What follows belongs to an exercise in optimizing a design on an open flow for small area; a production flow would make more cautious choices. The RTL of this run was laid out without a check of its function. Power figures rest on the tool's default switching activity, not on a simulated workload.

===== design.v =====
module fifo # (
	parameter DATA_WIDTH = 32,
	parameter DEPTH = 16,
	parameter LOG2DEPTH = 4
) (
	input clk,
	input reset_n,
	input i_flush,
	input [DATA_WIDTH-1:0] i_data,
	input i_write_enable,
	output o_full,
	output [DATA_WIDTH-1:0] o_data,
	input i_read_enable,
	output o_empty,
	output o_almost_empty
);
	reg [DATA_WIDTH-1:0] ram [0:DEPTH-1];
	reg [LOG2DEPTH-1:0] r_read_addr, r_write_addr;
	reg [LOG2DEPTH:0] r_count;
	wire w_enqueue, w_dequeue;
	assign w_dequeue = i_read_enable & !o_empty;
	assign w_enqueue = i_write_enable & (!o_full | i_read_enable);
	always @(posedge clk or negedge reset_n) begin
		if (!reset_n) begin
			r_write_addr <= 0;
		end else begin
			if (i_flush) begin
				r_write_addr <= 0;
			end else if (w_enqueue) begin
				if (r_write_addr == DEPTH-1) begin
					r_write_addr <= 0;
				end else begin
					r_write_addr <= r_write_addr + 1;
				end
			end
		end
	end
	integer  i;
	always @(posedge clk or negedge reset_n) begin
		if (!reset_n) begin
			for (i = 0; i < DEPTH; i = i + 1) begin
				ram[i] <= 0;
			end
		end else if (w_enqueue) begin
			ram[r_write_addr] <= i_data;
		end
	end
	always @(posedge clk or negedge reset_n) begin
		if (!reset_n) begin
			r_read_addr <= 0;
		end else begin
			if (i_flush) begin
				r_read_addr <= 0;
			end else if (w_dequeue) begin
				if (r_read_addr == DEPTH-1) begin
					r_read_addr <= 0;
				end else begin
					r_read_addr <= r_read_addr + 1;
				end
			end
		end
	end
	always @(posedge clk or negedge reset_n) begin
		if (!reset_n) begin
			r_count <= 0;
		end else begin
			if (i_flush) begin
				r_count <= 0;
			end else begin
				if (!o_full & i_write_enable & !w_dequeue) begin
					r_count <= r_count + 1;
				end else if (w_dequeue & !i_write_enable) begin
					r_count <= r_count - 1;
				end
			end
		end
	end
	assign o_full = (r_count == DEPTH);
	assign o_empty = (r_count == 0);
	assign o_almost_empty = (r_count <= 1);
	assign o_data = ~o_empty ? ram[r_read_addr] : 0;
endmodule
module command_control #(
	parameter RESET_CYCLES = 100
) (
	input wire clk,
	input wire reset_n,
	output wire [(32 - 1):0] o_addr,
	output wire [(32 - 1):0] o_write_data,
	output wire o_write_valid,
	input wire i_write_ready,
	input wire [(32 - 1):0] i_read_data,
	output wire o_read_req,
	input wire i_read_valid,
	input wire [((1 + 4 + 4 + 16) - 1):0] usb_flit_data,
	output wire [(8 - 1):0] o_response,
	input wire usb_rd_n,
	input wire usb_wr_n,
	input wire usb_ce_n,
	output wire usb_isout,
	output wire o_sw_reset_n
);
	wire w_parity;
	wire [4-1:0] w_flit_type;
	wire [4-1:0] w_flit_data_len;
	wire [16-1:0] w_flit_payload;
	assign {w_parity, w_flit_type, w_flit_data_len, w_flit_payload} = usb_flit_data;
	wire w_parity_error;
	assign w_parity_error = ^usb_flit_data != 0;
	reg [(32 - 1):0] r_addr;
	localparam STATE_W = 11;
	localparam STATE_WAIT_B = 0;
	localparam STATE_WAIT = 1 << STATE_WAIT_B;				 
	localparam STATE_READ_ADDR_B = 1;
	localparam STATE_READ_ADDR = 1 << STATE_READ_ADDR_B;	 
	localparam STATE_WAIT_READ_B = 2;
	localparam STATE_WAIT_READ = 1 << STATE_WAIT_READ_B;	 
	localparam STATE_SEND_READY_B = 3;
	localparam STATE_SEND_READY = 1 << STATE_SEND_READY_B;	 
	localparam STATE_SEND_DATA_B = 4;
	localparam STATE_SEND_DATA = 1 << STATE_SEND_DATA_B;	 
	localparam STATE_WRITE_ADDR_B = 5;
	localparam STATE_WRITE_ADDR = 1 << STATE_WRITE_ADDR_B;	 
	localparam STATE_WRITE_UPPER_B = 6;
	localparam STATE_WRITE_UPPER = 1 << STATE_WRITE_UPPER_B; 
	localparam STATE_WRITE_LOWER_B = 7;
	localparam STATE_WRITE_LOWER = 1 << STATE_WRITE_LOWER_B; 
	localparam STATE_SYNC_WRITE_B = 8;
	localparam STATE_SYNC_WRITE = 1 << STATE_SYNC_WRITE_B;	 
	localparam STATE_RESET_B = 9;
	localparam STATE_RESET = 1 << STATE_RESET_B;			 
	localparam STATE_RESPOND_B = 10;
	localparam STATE_RESPOND = 1 << STATE_RESPOND_B;		 
	reg [STATE_W-1:0] r_state;
	reg [(8 - 1):0] r_response;
	reg [16-1:0] r_recv_data_count;
	wire w_read_enable;
	wire w_write_enable;
	reg r_usb_ce_n;
	always @(posedge clk or negedge reset_n) begin
		if (!reset_n) begin
			r_usb_ce_n <= 1'b1;
		end else begin
			r_usb_ce_n <= usb_ce_n;
		end
	end
	assign w_read_enable = r_usb_ce_n == 1'b1 && usb_ce_n == 1'b0 && usb_rd_n == 1'b0;
	assign w_write_enable = r_usb_ce_n == 1'b1 && usb_ce_n == 1'b0 && usb_wr_n == 1'b0;
	reg [4-1:0] r_write_data_len;
	reg [(32 - 1):0] r_write_data;
	reg [16:0] r_write_data_count;
	wire w_write_buf_dequeue;
	reg r_write_buf_enqueue;
	wire w_write_buf_flush;
	wire w_write_buf_empty;
	wire [(32 - 1):0] w_write_buf_data;
	fifo write_buffer (
		.clk(clk),
		.reset_n(reset_n),
		.i_flush(w_write_buf_flush),
		.i_data(r_write_data),
		.i_write_enable(r_write_buf_enqueue),
		.o_full(),
		.o_data(w_write_buf_data),
		.i_read_enable(w_write_buf_dequeue),
		.o_empty(w_write_buf_empty),
		.o_almost_empty()
	);
	assign w_write_buf_dequeue = o_write_valid && i_write_ready;
	assign w_write_buf_flush = r_state[STATE_WAIT_B] && !w_write_buf_empty;
	reg [4-1:0] r_read_data_len;
	reg [16:0] r_read_data_count;
	reg r_read_buf_dequeue;
	wire w_read_buf_enqueue;
	wire w_read_buf_empty;
	wire [(32 - 1):0] w_read_buf_data;
	wire w_read_buf_flush;
	reg r_read_valid;  
	fifo read_buffer (
		.clk(clk),
		.reset_n(reset_n),
		.i_data(i_read_data),
		.i_write_enable(w_read_buf_enqueue),
		.i_flush(w_read_buf_flush),
		.o_full(),
		.o_data(w_read_buf_data),
		.i_read_enable(r_read_buf_dequeue),
		.o_empty(w_read_buf_empty),
		.o_almost_empty()
	);
	always @(posedge clk or negedge reset_n) begin
		if (!reset_n) begin
			r_read_valid <= 0;
		end else begin
			r_read_valid <= i_read_valid;
		end
	end
	assign w_read_buf_enqueue = r_state[STATE_WAIT_READ_B] && i_read_valid && r_read_data_count <= r_read_data_len;
	assign o_read_req = r_state[STATE_WAIT_READ_B] & !r_read_valid;
	assign w_read_buf_flush = r_state[STATE_WAIT_B] && !w_read_buf_empty;
	wire w_state_reset;
	assign w_state_reset = usb_flit_data[(1 + 4 + 4 + 16)-1:8] == 17'h0FF_FF && w_read_enable;
	localparam RESET_COUNT_W = $clog2(RESET_CYCLES);
	reg [RESET_COUNT_W-1:0] r_reset_count;
	always @(posedge clk or negedge reset_n) begin
		if (!reset_n) begin
			r_state <= STATE_WAIT;
			r_recv_data_count <= 0;
			r_write_data <= 0;
			r_read_data_len <= 0;
			r_write_data_len <= 0;
			r_addr <= 0;
			r_write_buf_enqueue <= 0;
			r_response <= 8'hff;
			r_reset_count <= 0;
		end else begin
			r_write_buf_enqueue <= 0;
			if (w_state_reset) begin
				r_state <= STATE_WAIT;
			end else begin
				case (r_state)
					STATE_WAIT: begin
						if (w_write_enable) begin
							if (w_parity_error) begin
								r_response <= 8'h01;
								r_state <= STATE_RESPOND;
							end else begin
								case (w_flit_type)
									4'h0: begin
										r_state <= STATE_READ_ADDR;
										r_read_data_len <= w_flit_data_len;
										r_addr <= {w_flit_payload, 16'h0000};
									end
									4'h2: begin
										r_state <= STATE_WRITE_ADDR;
										r_write_data_len <= w_flit_data_len;
										r_recv_data_count <= 0;
										r_addr <= {w_flit_payload, 16'h0000};
									end
									4'h6: begin
										r_state <= STATE_RESET;
										r_reset_count <= 0;
									end
									default: begin
										r_response <= 8'h02;
										r_state <= STATE_RESPOND;
									end
								endcase
							end
						end
					end
					STATE_READ_ADDR: begin
						if (w_write_enable) begin
							if (w_parity_error) begin
								r_response <= 8'h01;
								r_state <= STATE_RESPOND;
							end else if (w_flit_type == 4'h1) begin
								r_addr[(16 - 1):0] <= w_flit_payload;
								r_state <= STATE_WAIT_READ;
							end else begin
								r_response <= 8'h01;
								r_state <= STATE_RESPOND;
							end
						end
					end
					STATE_WRITE_ADDR: begin
						if (w_write_enable) begin
							if (w_parity_error) begin
								r_response <= 8'h01;
								r_state <= STATE_RESPOND;
							end else if (w_flit_type == 4'h3) begin
								r_addr[(16 - 1):0] <= w_flit_payload;
								r_state <= STATE_WRITE_UPPER;
							end else begin
								r_response <= 8'h02;
								r_state <= STATE_RESPOND;
							end
						end
					end
					STATE_WRITE_UPPER: begin
						if (w_write_enable) begin
							if (w_parity_error) begin
								r_response <= 8'h01;
								r_state <= STATE_RESPOND;
							end else if (w_flit_type == 4'h4) begin
								r_state <= STATE_WRITE_LOWER;
								r_write_data <= {w_flit_payload, 16'h0000};
							end else begin
								r_response <= 8'h02;
								r_state <= STATE_RESPOND;
							end
						end
					end
					STATE_WRITE_LOWER: begin
						if (w_write_enable) begin
							if (w_parity_error) begin
								r_response <= 8'h01;
								r_state <= STATE_RESPOND;
							end else if (w_flit_type == 4'h5) begin
								r_write_data[(16 - 1):0] <= w_flit_payload;
								r_write_buf_enqueue <= 1;
								if (r_recv_data_count == r_write_data_len) begin
									r_state <= STATE_SYNC_WRITE;
								end else begin
									r_recv_data_count <= r_recv_data_count + 1;
									r_state <= STATE_WRITE_UPPER;
								end
							end else begin
								r_response <= 8'h02;
								r_state <= STATE_RESPOND;
							end
						end
					end
					STATE_SYNC_WRITE: begin
						if (w_write_buf_empty && !r_write_buf_enqueue) begin
							r_response <= 8'h00;
							r_state <= STATE_RESPOND;
						end
					end
					STATE_WAIT_READ: begin
						if (r_read_data_count == r_read_data_len + 1) begin
							r_state <= STATE_SEND_READY;
						end
					end
					STATE_SEND_READY: begin
						if (w_read_enable) begin
							r_state <= STATE_SEND_DATA;
						end
					end
					STATE_SEND_DATA: begin
						if (w_read_buf_empty) begin
							r_response <= 8'h00;
							r_state <= STATE_RESPOND;
						end
					end
					STATE_RESET: begin
						if (r_reset_count == RESET_CYCLES) begin
							r_state <= STATE_RESPOND;
							r_response <= 8'h00;
						end else begin
							r_reset_count <= r_reset_count + 1;
						end
					end
					STATE_RESPOND: begin
						if (w_read_enable) begin
							r_state <= STATE_WAIT;
						end
					end
				endcase
			end
		end
	end
	always @(posedge clk or negedge reset_n) begin
		if (!reset_n) begin
			r_read_data_count <= 0;
		end else begin
			if (r_state[STATE_READ_ADDR_B]) begin
				r_read_data_count <= 0;
			end else if (r_state[STATE_WAIT_READ_B] && r_read_data_count <= r_read_data_len) begin
				if (i_read_valid) begin
					r_read_data_count <= r_read_data_count + 1;
				end
			end
		end
	end
	always @(posedge clk or negedge reset_n) begin
		if (!reset_n) begin
			r_write_data_count <= 0;
		end else begin
			if (r_state[STATE_WRITE_ADDR_B]) begin
				r_write_data_count <= 0;
			end else if (w_write_buf_dequeue) begin
				r_write_data_count <= r_write_data_count + 1;
			end
		end
	end
	reg [1:0] r_byte_count;
	always @(posedge clk or negedge reset_n) begin
		if (!reset_n) begin
			r_byte_count <= 0;
			r_read_buf_dequeue <= 0;
		end else begin
			r_read_buf_dequeue <= 0;
			if (r_state[STATE_SEND_DATA_B]) begin
				if (w_read_enable) begin
					if (r_byte_count == 3) begin
						r_byte_count <= 0;
						r_read_buf_dequeue <= 1;
					end else begin
						r_byte_count <= r_byte_count + 1;
					end
				end
			end
		end
	end
	reg [(8 - 1):0] r_response_out;
	reg [1:0] r_isout_pipe;
	always @(posedge clk or negedge reset_n) begin
		if (!reset_n) begin
			r_response_out <= 8'hff;
			r_isout_pipe <= 0;
		end else begin
			r_isout_pipe <= {r_isout_pipe[0], (usb_ce_n == 1'b0 && usb_rd_n == 1'b0)};
			if (w_read_enable) begin
				case (r_state)
					STATE_SEND_READY: begin
						r_response_out <= 8'h03;
					end
					STATE_SEND_DATA: begin
						r_response_out <= w_read_buf_data[r_byte_count * 8 +: 8];
					end
					STATE_RESPOND: begin
						r_response_out <= r_response;
					end
					default: begin
						r_response_out <= 8'hff;
					end
				endcase
			end
		end
	end
	assign o_response = r_response_out;
	assign usb_isout = r_isout_pipe[1];
	assign o_addr = (r_state[STATE_WAIT_READ_B]) ? r_addr + (r_read_data_count * 4) :
					(o_write_valid) ? r_addr + (r_write_data_count * 4) : 0;
	assign o_write_data = w_write_buf_data;
	assign o_write_valid = (r_state[STATE_WRITE_UPPER_B] || r_state[STATE_WRITE_LOWER_B] ||
							r_state[STATE_SYNC_WRITE_B]) && !w_write_buf_empty;
	assign o_sw_reset_n = r_state[STATE_RESET_B] ? 1'b0 : 1'b1;
endmodule
`timescale 1 ns / 1 ps
	module usb_interface_v1_0_M00_AXI #
	(
		parameter  C_M_START_DATA_VALUE	= 32'h00000000,
		parameter  C_M_TARGET_SLAVE_BASE_ADDR	= 32'h00000000,
		parameter integer C_M_AXI_ADDR_WIDTH	= 32,
		parameter integer C_M_AXI_DATA_WIDTH	= 32,
		parameter integer C_M_TRANSACTIONS_NUM	= 4
	)
	(
		input wire [(32 - 1):0] i_addr,
		input wire [(32 - 1):0] i_write_data,
		input wire i_write_valid,
		output wire o_write_ready,
		output wire [(32 - 1):0] o_read_data,
		input wire i_read_req,
		output wire o_read_data_valid,
		input wire  M_AXI_ACLK,
		input wire  M_AXI_ARESETN,
		output wire [C_M_AXI_ADDR_WIDTH-1 : 0] M_AXI_AWADDR,
		output wire [2 : 0] M_AXI_AWPROT,
		output wire  M_AXI_AWVALID,
		input wire  M_AXI_AWREADY,
		output wire [C_M_AXI_DATA_WIDTH-1 : 0] M_AXI_WDATA,
		output wire [C_M_AXI_DATA_WIDTH/8-1 : 0] M_AXI_WSTRB,
		output wire  M_AXI_WVALID,
		input wire  M_AXI_WREADY,
		input wire [1 : 0] M_AXI_BRESP,
		input wire  M_AXI_BVALID,
		output wire  M_AXI_BREADY,
		output wire [C_M_AXI_ADDR_WIDTH-1 : 0] M_AXI_ARADDR,
		output wire [2 : 0] M_AXI_ARPROT,
		output wire  M_AXI_ARVALID,
		input wire  M_AXI_ARREADY,
		input wire [C_M_AXI_DATA_WIDTH-1 : 0] M_AXI_RDATA,
		input wire [1 : 0] M_AXI_RRESP,
		input wire  M_AXI_RVALID,
		output wire  M_AXI_RREADY
	);
	reg r_axi_awvalid, r_axi_wvalid, r_axi_bready;
	reg r_axi_arvalid, r_axi_rready;
	reg [C_M_AXI_ADDR_WIDTH-1 : 0] 	r_axi_awaddr;
	reg [C_M_AXI_DATA_WIDTH-1 : 0] 	r_axi_wdata;
	reg [C_M_AXI_ADDR_WIDTH-1 : 0] 	r_axi_araddr;
	reg [C_M_AXI_DATA_WIDTH-1 : 0] r_read_data;
	reg r_rvalid;
	reg r_read_req, r_read_req_delayed;
	reg r_write_valid, r_write_valid_delayed;
	reg r_axi_awready, r_axi_wready;
	wire w_raise_read_req;
	wire w_raise_write_valid;
	assign w_raise_read_req = r_read_req && ~r_read_req_delayed;
	assign w_raise_write_valid = r_write_valid && ~r_write_valid_delayed;
	assign M_AXI_AWADDR	= C_M_TARGET_SLAVE_BASE_ADDR + r_axi_awaddr;
	assign M_AXI_WDATA	= r_axi_wdata;
	assign M_AXI_AWPROT	= 3'b000;
	assign M_AXI_AWVALID	= r_axi_awvalid;
	assign M_AXI_WVALID	= r_axi_wvalid;
	assign M_AXI_WSTRB	= 4'b1111;
	assign M_AXI_BREADY	= r_axi_bready;
	assign M_AXI_ARADDR	= C_M_TARGET_SLAVE_BASE_ADDR + r_axi_araddr;
	assign M_AXI_ARVALID	= r_axi_arvalid;
	assign M_AXI_ARPROT	= 3'b001;
	assign M_AXI_RREADY = i_read_req;
	assign o_write_ready = r_axi_awready && r_axi_wready;
	assign o_read_data_valid = r_rvalid;
	assign o_read_data = r_read_data;
	always @(posedge M_AXI_ACLK) begin
		if (M_AXI_ARESETN == 0) begin
			r_read_req <= 0;
			r_read_req_delayed <= 0;
			r_write_valid <= 0;
			r_write_valid_delayed <= 0;
		end else begin
			r_read_req <= i_read_req;
			r_read_req_delayed <= r_read_req;
			r_write_valid <= i_write_valid;
			r_write_valid_delayed <= r_write_valid;
		end
	end
	always @(posedge M_AXI_ACLK) begin
		if (M_AXI_ARESETN == 0) begin
			r_axi_awvalid <= 1'b0;
		end else begin
			if (w_raise_write_valid) begin
				r_axi_awvalid <= 1'b1;
			end else if (M_AXI_AWREADY && r_axi_awvalid) begin
				r_axi_awvalid <= 1'b0;
			end
		end
	end
	always @(posedge M_AXI_ACLK) begin
		if (M_AXI_ARESETN == 0) begin
			r_axi_wvalid <= 1'b0;
		end else if (w_raise_write_valid) begin
			r_axi_wvalid <= 1'b1;
 		end else if (M_AXI_WREADY && r_axi_wvalid) begin
			r_axi_wvalid <= 1'b0;
		end
	end
	always @(posedge M_AXI_ACLK) begin
		if (M_AXI_ARESETN == 0) begin
			r_axi_awready <= 1'b0;
			r_axi_wready <= 1'b0;
		end else begin
			if (r_axi_awready && r_axi_wready) begin
				r_axi_awready <= 1'b0;
				r_axi_wready <= 1'b0;
			end else begin
				if (M_AXI_AWREADY) begin
					r_axi_awready <= 1'b1;
				end
				if (M_AXI_WREADY) begin
					r_axi_wready <= 1'b1;
				end
			end
		end
	end
	always @(posedge M_AXI_ACLK) begin
		if (M_AXI_ARESETN == 0) begin
			r_axi_bready <= 1'b0;
		end else if (M_AXI_BVALID && ~r_axi_bready) begin
			r_axi_bready <= 1'b1;
		end else if (r_axi_bready) begin
			r_axi_bready <= 1'b0;
		end
	end
	always @(posedge M_AXI_ACLK) begin
		if (M_AXI_ARESETN == 0) begin
			r_axi_arvalid <= 1'b0;
		end else if (w_raise_read_req) begin
			r_axi_arvalid <= 1'b1;
		end	else if (M_AXI_ARREADY && r_axi_arvalid) begin
				r_axi_arvalid <= 1'b0;
		end
	end
	always @(posedge M_AXI_ACLK) begin
		if (M_AXI_ARESETN == 0) begin
			r_read_data <= 0;
			r_rvalid <= 0;
		end else begin
			r_rvalid <= M_AXI_RVALID;
			if (M_AXI_RVALID) begin
				r_read_data <= M_AXI_RDATA;
			end
		end
	end
	always @(posedge M_AXI_ACLK) begin
		if (M_AXI_ARESETN == 0) begin
			r_axi_awaddr <= 0;
		end else if (w_raise_write_valid) begin
			r_axi_awaddr <= i_addr;
		end
	end
	always @(posedge M_AXI_ACLK) begin
		if (M_AXI_ARESETN == 0) begin
			r_axi_wdata <= C_M_START_DATA_VALUE;
		end else if (w_raise_write_valid) begin
			r_axi_wdata <= i_write_data;
		end
	end
	always @(posedge M_AXI_ACLK) begin
		if (M_AXI_ARESETN == 0) begin
			r_axi_araddr <= 0;
		end else if (w_raise_read_req) begin
			r_axi_araddr <= i_addr;
		end
	end
endmodule
`timescale 1 ns / 1 ps
module usb_interface_v1_0 #
(
	parameter RESET_CYCLES = 100,
	parameter  C_M00_AXI_START_DATA_VALUE	= 32'h00000000,
	parameter  C_M00_AXI_TARGET_SLAVE_BASE_ADDR	= 32'h00000000,
	parameter integer C_M00_AXI_ADDR_WIDTH	= 32,
	parameter integer C_M00_AXI_DATA_WIDTH	= 32,
	parameter integer C_M00_AXI_TRANSACTIONS_NUM	= 4
) (
	input wire [(8 - 1):0] usb_data_in,
	output wire [(8 - 1):0] usb_data_out,
	output wire usb_data_oe,
	input wire [(1 + 4 + 4 + 16)-8-1:0] usb_addr,
	input wire usb_rd_n,
	input wire usb_wr_n,
	input wire usb_ce_n,
	output wire sw_reset_n,
	input wire  m00_axi_aclk,
	input wire  m00_axi_aresetn,
	output wire [C_M00_AXI_ADDR_WIDTH-1 : 0] m00_axi_awaddr,
	output wire [2 : 0] m00_axi_awprot,
	output wire  m00_axi_awvalid,
	input wire  m00_axi_awready,
	output wire [C_M00_AXI_DATA_WIDTH-1 : 0] m00_axi_wdata,
	output wire [C_M00_AXI_DATA_WIDTH/8-1 : 0] m00_axi_wstrb,
	output wire  m00_axi_wvalid,
	input wire  m00_axi_wready,
	input wire [1 : 0] m00_axi_bresp,
	input wire  m00_axi_bvalid,
	output wire  m00_axi_bready,
	output wire [C_M00_AXI_ADDR_WIDTH-1 : 0] m00_axi_araddr,
	output wire [2 : 0] m00_axi_arprot,
	output wire  m00_axi_arvalid,
	input wire  m00_axi_arready,
	input wire [C_M00_AXI_DATA_WIDTH-1 : 0] m00_axi_rdata,
	input wire [1 : 0] m00_axi_rresp,
	input wire  m00_axi_rvalid,
	output wire  m00_axi_rready
);
	wire [(32 - 1):0] w_addr_from_usb;
	wire [(32 - 1):0] w_usb_write_data;
	wire w_usb_write_valid;
	wire w_usb_write_ready;
	wire [(32 - 1):0] w_usb_read_data;
	wire w_usb_read_req;
	wire w_usb_read_valid;
	wire w_is_output;
	wire [(8 - 1):0] w_usb_in_data;
	wire [(8 - 1):0] w_usb_out_data;
	usb_interface_v1_0_M00_AXI # (
		.C_M_START_DATA_VALUE(C_M00_AXI_START_DATA_VALUE),
		.C_M_TARGET_SLAVE_BASE_ADDR(C_M00_AXI_TARGET_SLAVE_BASE_ADDR),
		.C_M_AXI_ADDR_WIDTH(C_M00_AXI_ADDR_WIDTH),
		.C_M_AXI_DATA_WIDTH(C_M00_AXI_DATA_WIDTH),
		.C_M_TRANSACTIONS_NUM(C_M00_AXI_TRANSACTIONS_NUM)
	) usb_interface_v1_0_M00_AXI_inst (
		.i_addr(w_addr_from_usb),
		.i_write_data(w_usb_write_data),
		.i_write_valid(w_usb_write_valid),
		.o_write_ready(w_usb_write_ready),
		.o_read_data(w_usb_read_data),
		.i_read_req(w_usb_read_req),
		.o_read_data_valid(w_usb_read_valid),
		.M_AXI_ACLK(m00_axi_aclk),
		.M_AXI_ARESETN(m00_axi_aresetn),
		.M_AXI_AWADDR(m00_axi_awaddr),
		.M_AXI_AWPROT(m00_axi_awprot),
		.M_AXI_AWVALID(m00_axi_awvalid),
		.M_AXI_AWREADY(m00_axi_awready),
		.M_AXI_WDATA(m00_axi_wdata),
		.M_AXI_WSTRB(m00_axi_wstrb),
		.M_AXI_WVALID(m00_axi_wvalid),
		.M_AXI_WREADY(m00_axi_wready),
		.M_AXI_BRESP(m00_axi_bresp),
		.M_AXI_BVALID(m00_axi_bvalid),
		.M_AXI_BREADY(m00_axi_bready),
		.M_AXI_ARADDR(m00_axi_araddr),
		.M_AXI_ARPROT(m00_axi_arprot),
		.M_AXI_ARVALID(m00_axi_arvalid),
		.M_AXI_ARREADY(m00_axi_arready),
		.M_AXI_RDATA(m00_axi_rdata),
		.M_AXI_RRESP(m00_axi_rresp),
		.M_AXI_RVALID(m00_axi_rvalid),
		.M_AXI_RREADY(m00_axi_rready)
	);
	assign w_usb_in_data = usb_data_in;
	assign usb_data_out = w_usb_out_data;
	assign usb_data_oe = w_is_output;
	command_control #(
		.RESET_CYCLES(RESET_CYCLES)
	) command_control_inst (
		.clk(m00_axi_aclk),
		.reset_n(m00_axi_aresetn),
		.o_addr(w_addr_from_usb),
		.o_write_data(w_usb_write_data),
		.o_write_valid(w_usb_write_valid),
		.i_write_ready(w_usb_write_ready),
		.i_read_data(w_usb_read_data),
		.o_read_req(w_usb_read_req),
		.i_read_valid(w_usb_read_valid),
		.o_sw_reset_n(sw_reset_n),
		.o_response(w_usb_out_data),
		.usb_rd_n(usb_rd_n),
		.usb_wr_n(usb_wr_n),
		.usb_ce_n(usb_ce_n),
		.usb_flit_data({usb_addr, w_usb_in_data}),
		.usb_isout(w_is_output)
	);
endmodule

===== run.sh =====
#!/bin/bash
# synth_recipe.tcl (not shown) runs the flow's synth.tcl, then flattens the netlist and writes it again
# the make line also repeats each setting of config.mk as NAME=value (left out here)
make -C /OpenROAD-flow-scripts/flow DESIGN_CONFIG=/design/flow/config.mk WORK_HOME=/design/flow/orfs CLKGATE_MAP_FILE= SYNTH_SCRIPT=/design/flow/synth_recipe.tcl finish

===== config.mk =====
export PLATFORM = sky130hd
export DESIGN_NAME = usb_interface_v1_0
export DESIGN_NICKNAME = usb_interface_v1_0
export VERILOG_FILES = /design/flow/design.v
export SDC_FILE = /design/flow/constraint.sdc
export NUM_CORES = 4
export LEC_CHECK = 0
export CAP_MARGIN = 20
export CORE_MARGIN = 2
export CORE_UTILIZATION = 40
export PLACE_DENSITY = 0.6
export SLEW_MARGIN = 20

===== constraint.sdc =====
create_clock -name core_clock -period 10.0 [get_ports {m00_axi_aclk}]
set_input_delay 2.0000 -clock core_clock [delete_from_list [all_inputs] [get_ports {m00_axi_aclk}]]
set_output_delay 2.0000 -clock core_clock [all_outputs]
set_load 0.01 [all_outputs]

Routed clock nets over the placement:
Drawn at 1 px/um.
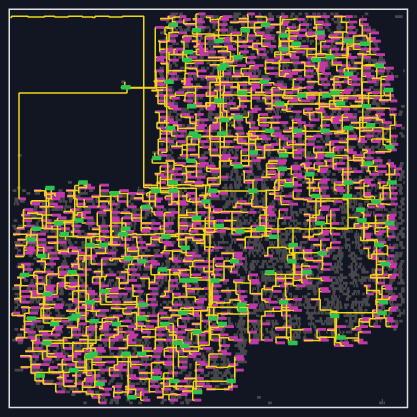
- yellow: clock wires (length 17400 um)
- magenta: flip-flops (count 1348)
- green: clock-net drivers (count 146)
- flops lie: widely spread
Clock Latency Late Sink: 0.80 ns
P_clk: 5550 uW

Wiring by layer:
Drawn at 1 px/um. Two of the layers only.
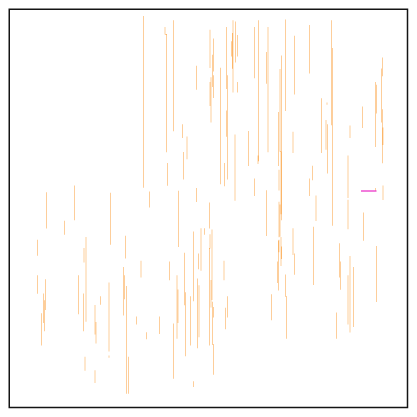
- magenta: M5 (wire length 13.8 um)
- orange: M4 (wire length 5900 um)
via count: 43400
drt total wl: 190 mm

Placed cells, one color a class:
Drawn at 1.5 px/um.
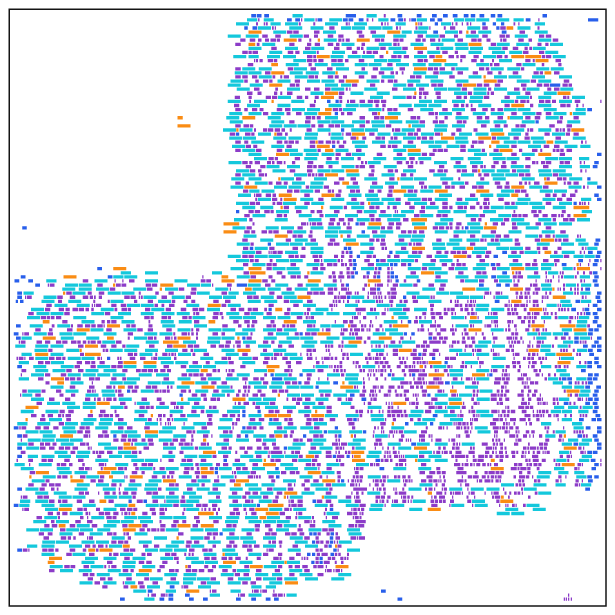
- cyan: registers (cells 1348)
- purple: remaining logic cells (cells 3352)
- orange: clock drivers and dummy loads (cells 271)
- blue: remaining buffers and delay cells (cells 295)

Critical path on the layout:
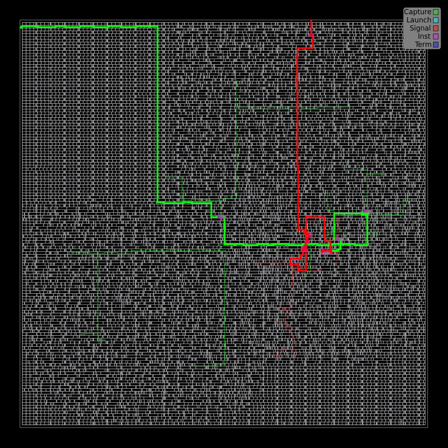
min setup slack post-route: 4.66 ns
setup TNS: 0 ns
Util after Layout: 0.459

==> flow_metrics.py <==
metrics = {
    "outcome": {
        "status": "timing/DRC/antenna clean",
    },
    "logic_synthesis": {
        "yosys.cell_types.count": 92,
        "syn_inst": 5125,
        "synth_fa_ha_area_frac": 0.0177,
        "synthFlopType": "dfrtp_1",
        "synth-seq-area-share": 0.535,
        "synth-simple-area-share": 0.0792,
        "synth_compound_area_frac": 0.116,
        "synth_top_family_by_area": "multiplexers",
        "yosys.area.top_type": "dfrtp_1",
        "synth_mux_area_frac": 0.206,
        "synth-async-reset-ratio": 0.897,
        "synth-seq-cells": 1348,
        "postSynthAreaPerCell_um2": 12.0,
        "yosysWarnings": 4,
        "netlist.area_leader.share": 0.485,
        "netlist_area_um2": 61700,
        "synthTopCellsByArea": "dfrtp_1 48%, mux2_2 20%, dfxtp_1 4.5%",
        "netlist_top_cells_count": "1196 x dfrtp_1, 1073 x mux2_2, 301 x clkbuf_1, 254 x a22oi_1, 231 x nand2_1",
        "synthXorXnorAreaFrac": 0.0130,
        "synth-edff-count": 0,
        "yosysMostFrequentCell": "dfrtp_1",
    },
    "placed_design": {
        "hpwl_mm": 108,
        "dp.cells": 7039,
        "port-buffer-count": 177,
        "place_congestion": 0.878,
        "pre_cts_slack_ns": 3.90,
        "placed_area_um2": 65500,
    },
    "grt": {
        "grt.busiest_layer": "met2",
        "grt_pass1_wl_mm": 287,
        "grt_use_met1": 0.339,
        "grt_use_met3": 0.0376,
        "grt.met2_usage": 0.377,
        "grt_usage": 0.240,
        "grt_pass1_vias": 43600,
        "antenna_found_initial": 3,
        "globalRoute.totalOverflow": 0,
        "grt_max_degree": 166,
    },
    "finish": {
        "final_common_cell": "dfrtp_1",
        "layout_common_cells": "1193 x dfrtp_1, 1073 x mux2_2, 254 x a22oi_1, 218 x nand2_1, 199 x nor2_1",
        "area_growth_pct": 14.2,
        "stdcell_count": 7311,
        "fin_area_um2": 70500,
        "finalNetCount": 5299,
        "drive_gt1_frac": 0.290,
    },
    "job": {
        "max-cap-violations": 0,
    },
    "critical_path": {
        "path_class": "input port to flop",
        "path_cells": "clkdlybuf4s50_1 -> ha_1 -> xor2_1 -> xnor2_1 -> xnor2_1 -> xor2_1 -> o21bai_1 -> nand2_1 -> nand2_1 -> o21ai_0",
        "arrival_ns": 6.05,
        "cp_slowest_stage_delay_ns": 0.87,
        "crit_fanout": 25,
        "critical_path.top_delay_family": "XOR/XNOR gates",
        "start_kind": "input port",
        "crit_path_end_kind": "flop",
        "cp.required_ns": 10.71,
        "cp_slowest_cell": "nand2_1",
        "critical_path_buf_inv_count": 1,
    },
    "sta": {
        "setup_viol": 0,
        "slew_headroom": 0.242,
        "fmax_ghz": 0.187,
        "maxSlewViolCount": 0,
        "fin_crit_ns": 5.34,
        "hold_violations": 0,
        "worstMarginPinSlew_ns": 1.14,
        "rsz0062_at_grt": "false",
        "holdWs_ns": 0.373,
        "period_share": 0.534,
        "fin_worst_skew_ns": 0.0471,
    },
    "cts": {
        "cts_tree": "yes",
        "post_cts_resize_count": 0,
        "ctsHtreeMaxLevel": 4,
        "clk_pin_slew_ns": 0.06,
        "numCtsBuffers": 146,
        "root_buffer": "clkbuf_16",
        "ctsHoldBuffers": 0,
        "post-cts-setup-buffers": 0,
        "clockBufferDepth": 3,
        "clkSinkCount": 1348,
    },
    "floorplanning": {
        "core_um2": 154000,
        "dieArea_um2": 158000,
        "fp.dieW_um": 397,
        "rows": 144,
        "die_y_um": 397,
        "initial_utilization": 0.402,
        "io_pins": 192,
    },
    "detailed_routing": {
        "dr.max_layer_used": "met5",
        "drt-met1-wl_mm": 85.1,
        "wl_met3_mm": 12.6,
        "wl_per_cell_um": 26.1,
        "via_per_inst": 5.94,
        "ant_nets": 0,
        "drc": 0,
        "first_iter_violations": 3526,
        "dr_wl_met2_mm": 86.9,
        "dr.pass1.iters": 6,
    },
    "pwr": {
        "p_total_uw": 13200,
        "irDropWorstVdd_v": 0.000128,
        "leakagePower_uw": 0.0325,
        "p_per_area_nw_per_um2": 187,
    },
    "hold_path": {
        "worst_hold_path_type": "flop to flop",
    },
}
==> path summary, 6_finish.rpt <==
kind                                                                   from                                            to  slack (ns)  cells after the start
worst max-delay path                                            usb_addr[5]               command_control_inst.r_addr[16]        4.66                     10
worst min-delay path                   command_control_inst.r_isout_pipe[0]          command_control_inst.r_isout_pipe[1]        0.37                      0
worst max register to register  command_control_inst.read_buffer.r_count[0]       command_control_inst.r_read_data_len[0]        5.08                      8
worst min register to register         command_control_inst.r_isout_pipe[0]          command_control_inst.r_isout_pipe[1]        0.37                      0
max in group asynchronous                                   m00_axi_aresetn  command_control_inst.read_buffer.ram[11][18]        5.99                      4
min in group asynchronous                                   m00_axi_aresetn  command_control_inst.write_buffer.ram[0][15]        1.12                      1
==> cell families (layout without fill, tap and decap cells) <==
logic type               after synthesis  in the layout
AO/OA/AOI/OAI                       1001           1001
multiplexers                        1137           1137
XOR/XNOR                              90             90
other                                  2             11
adder cells (fa/ha/maj)               85             85
flip-flops                          1348           1348
AND/OR/NAND/NOR                      956            956
buffers and inverters                506            639
==> report_power, final <==
group          switching (uW)  internal [uW]
registers                 317           5930
logic                     705            677
clock network            2370           3180
total                    3390           9790
==> layout make-up <==
cell class	count	area, um^2
Inverter	73	277
Timing Repair Buffer	295	2710
Clock buffer	224	4330
Antenna cell	1	2.50
Tap cell	2044	2560
Multi-Input combinational cell	3279	26900
Fill cell	13900	83200
Sequential cell	1348	33100
Clock inverter	47	651
==> registers in the layout, indices dropped and copies added (netlist names), 3 cells and up <==
name and flops:
command_control_inst.r_read_data_len 4, command_control_inst.r_write_data 32, command_control_inst.write_buffer.ram 512, command_control_inst.r_addr 32, usb_interface_v1_0_M00_AXI_inst.r_read_data 32, command_control_inst.write_buffer.r_count 5
command_control_inst.r_response_out 8, command_control_inst.write_buffer.r_write_addr 4, usb_interface_v1_0_M00_AXI_inst.r_axi_araddr 32, command_control_inst.r_recv_data_count 16, command_control_inst.read_buffer.r_write_addr 4, command_control_inst.r_write_data_len 4
command_control_inst.read_buffer.ram 512, command_control_inst.write_buffer.r_read_addr 4, command_control_inst.read_buffer.r_count 5, command_control_inst.r_read_data_count 17, usb_interface_v1_0_M00_AXI_inst.r_axi_wdata 32, usb_interface_v1_0_M00_AXI_inst.r_axi_awaddr 32
command_control_inst.r_response 3, command_control_inst.r_write_data_count 17, command_control_inst.r_state 11, command_control_inst.read_buffer.r_read_addr 4, command_control_inst.r_reset_count 7

[what the ideal ports hide]
The flow's constraints put no driver on any port. The routed layout listed below was extracted and timed again, unchanged, in two steps.
Step 1 assumes that a clkbuf_16 drives the clock port and a buf_2 every other input.
Step 2 moves the port delays by t, midway between the first and last clock arrival at a register: inputs arrive t later, outputs are due t later. That takes back most of the time a late clock gives input paths.
a / b / c = ideal / step 1 / step 2; a / b = the first two.
shift t [ns]: 0.853
slack for setup (ns): 4.662 / 4.669 / 3.816
slew at the worst register clock pin (ns): 0.08 / 0.08
After both steps setup and hold are still met in this run. The setup slack of this run moves by +0.007 ns with the drivers and by -0.846 ns with both steps.
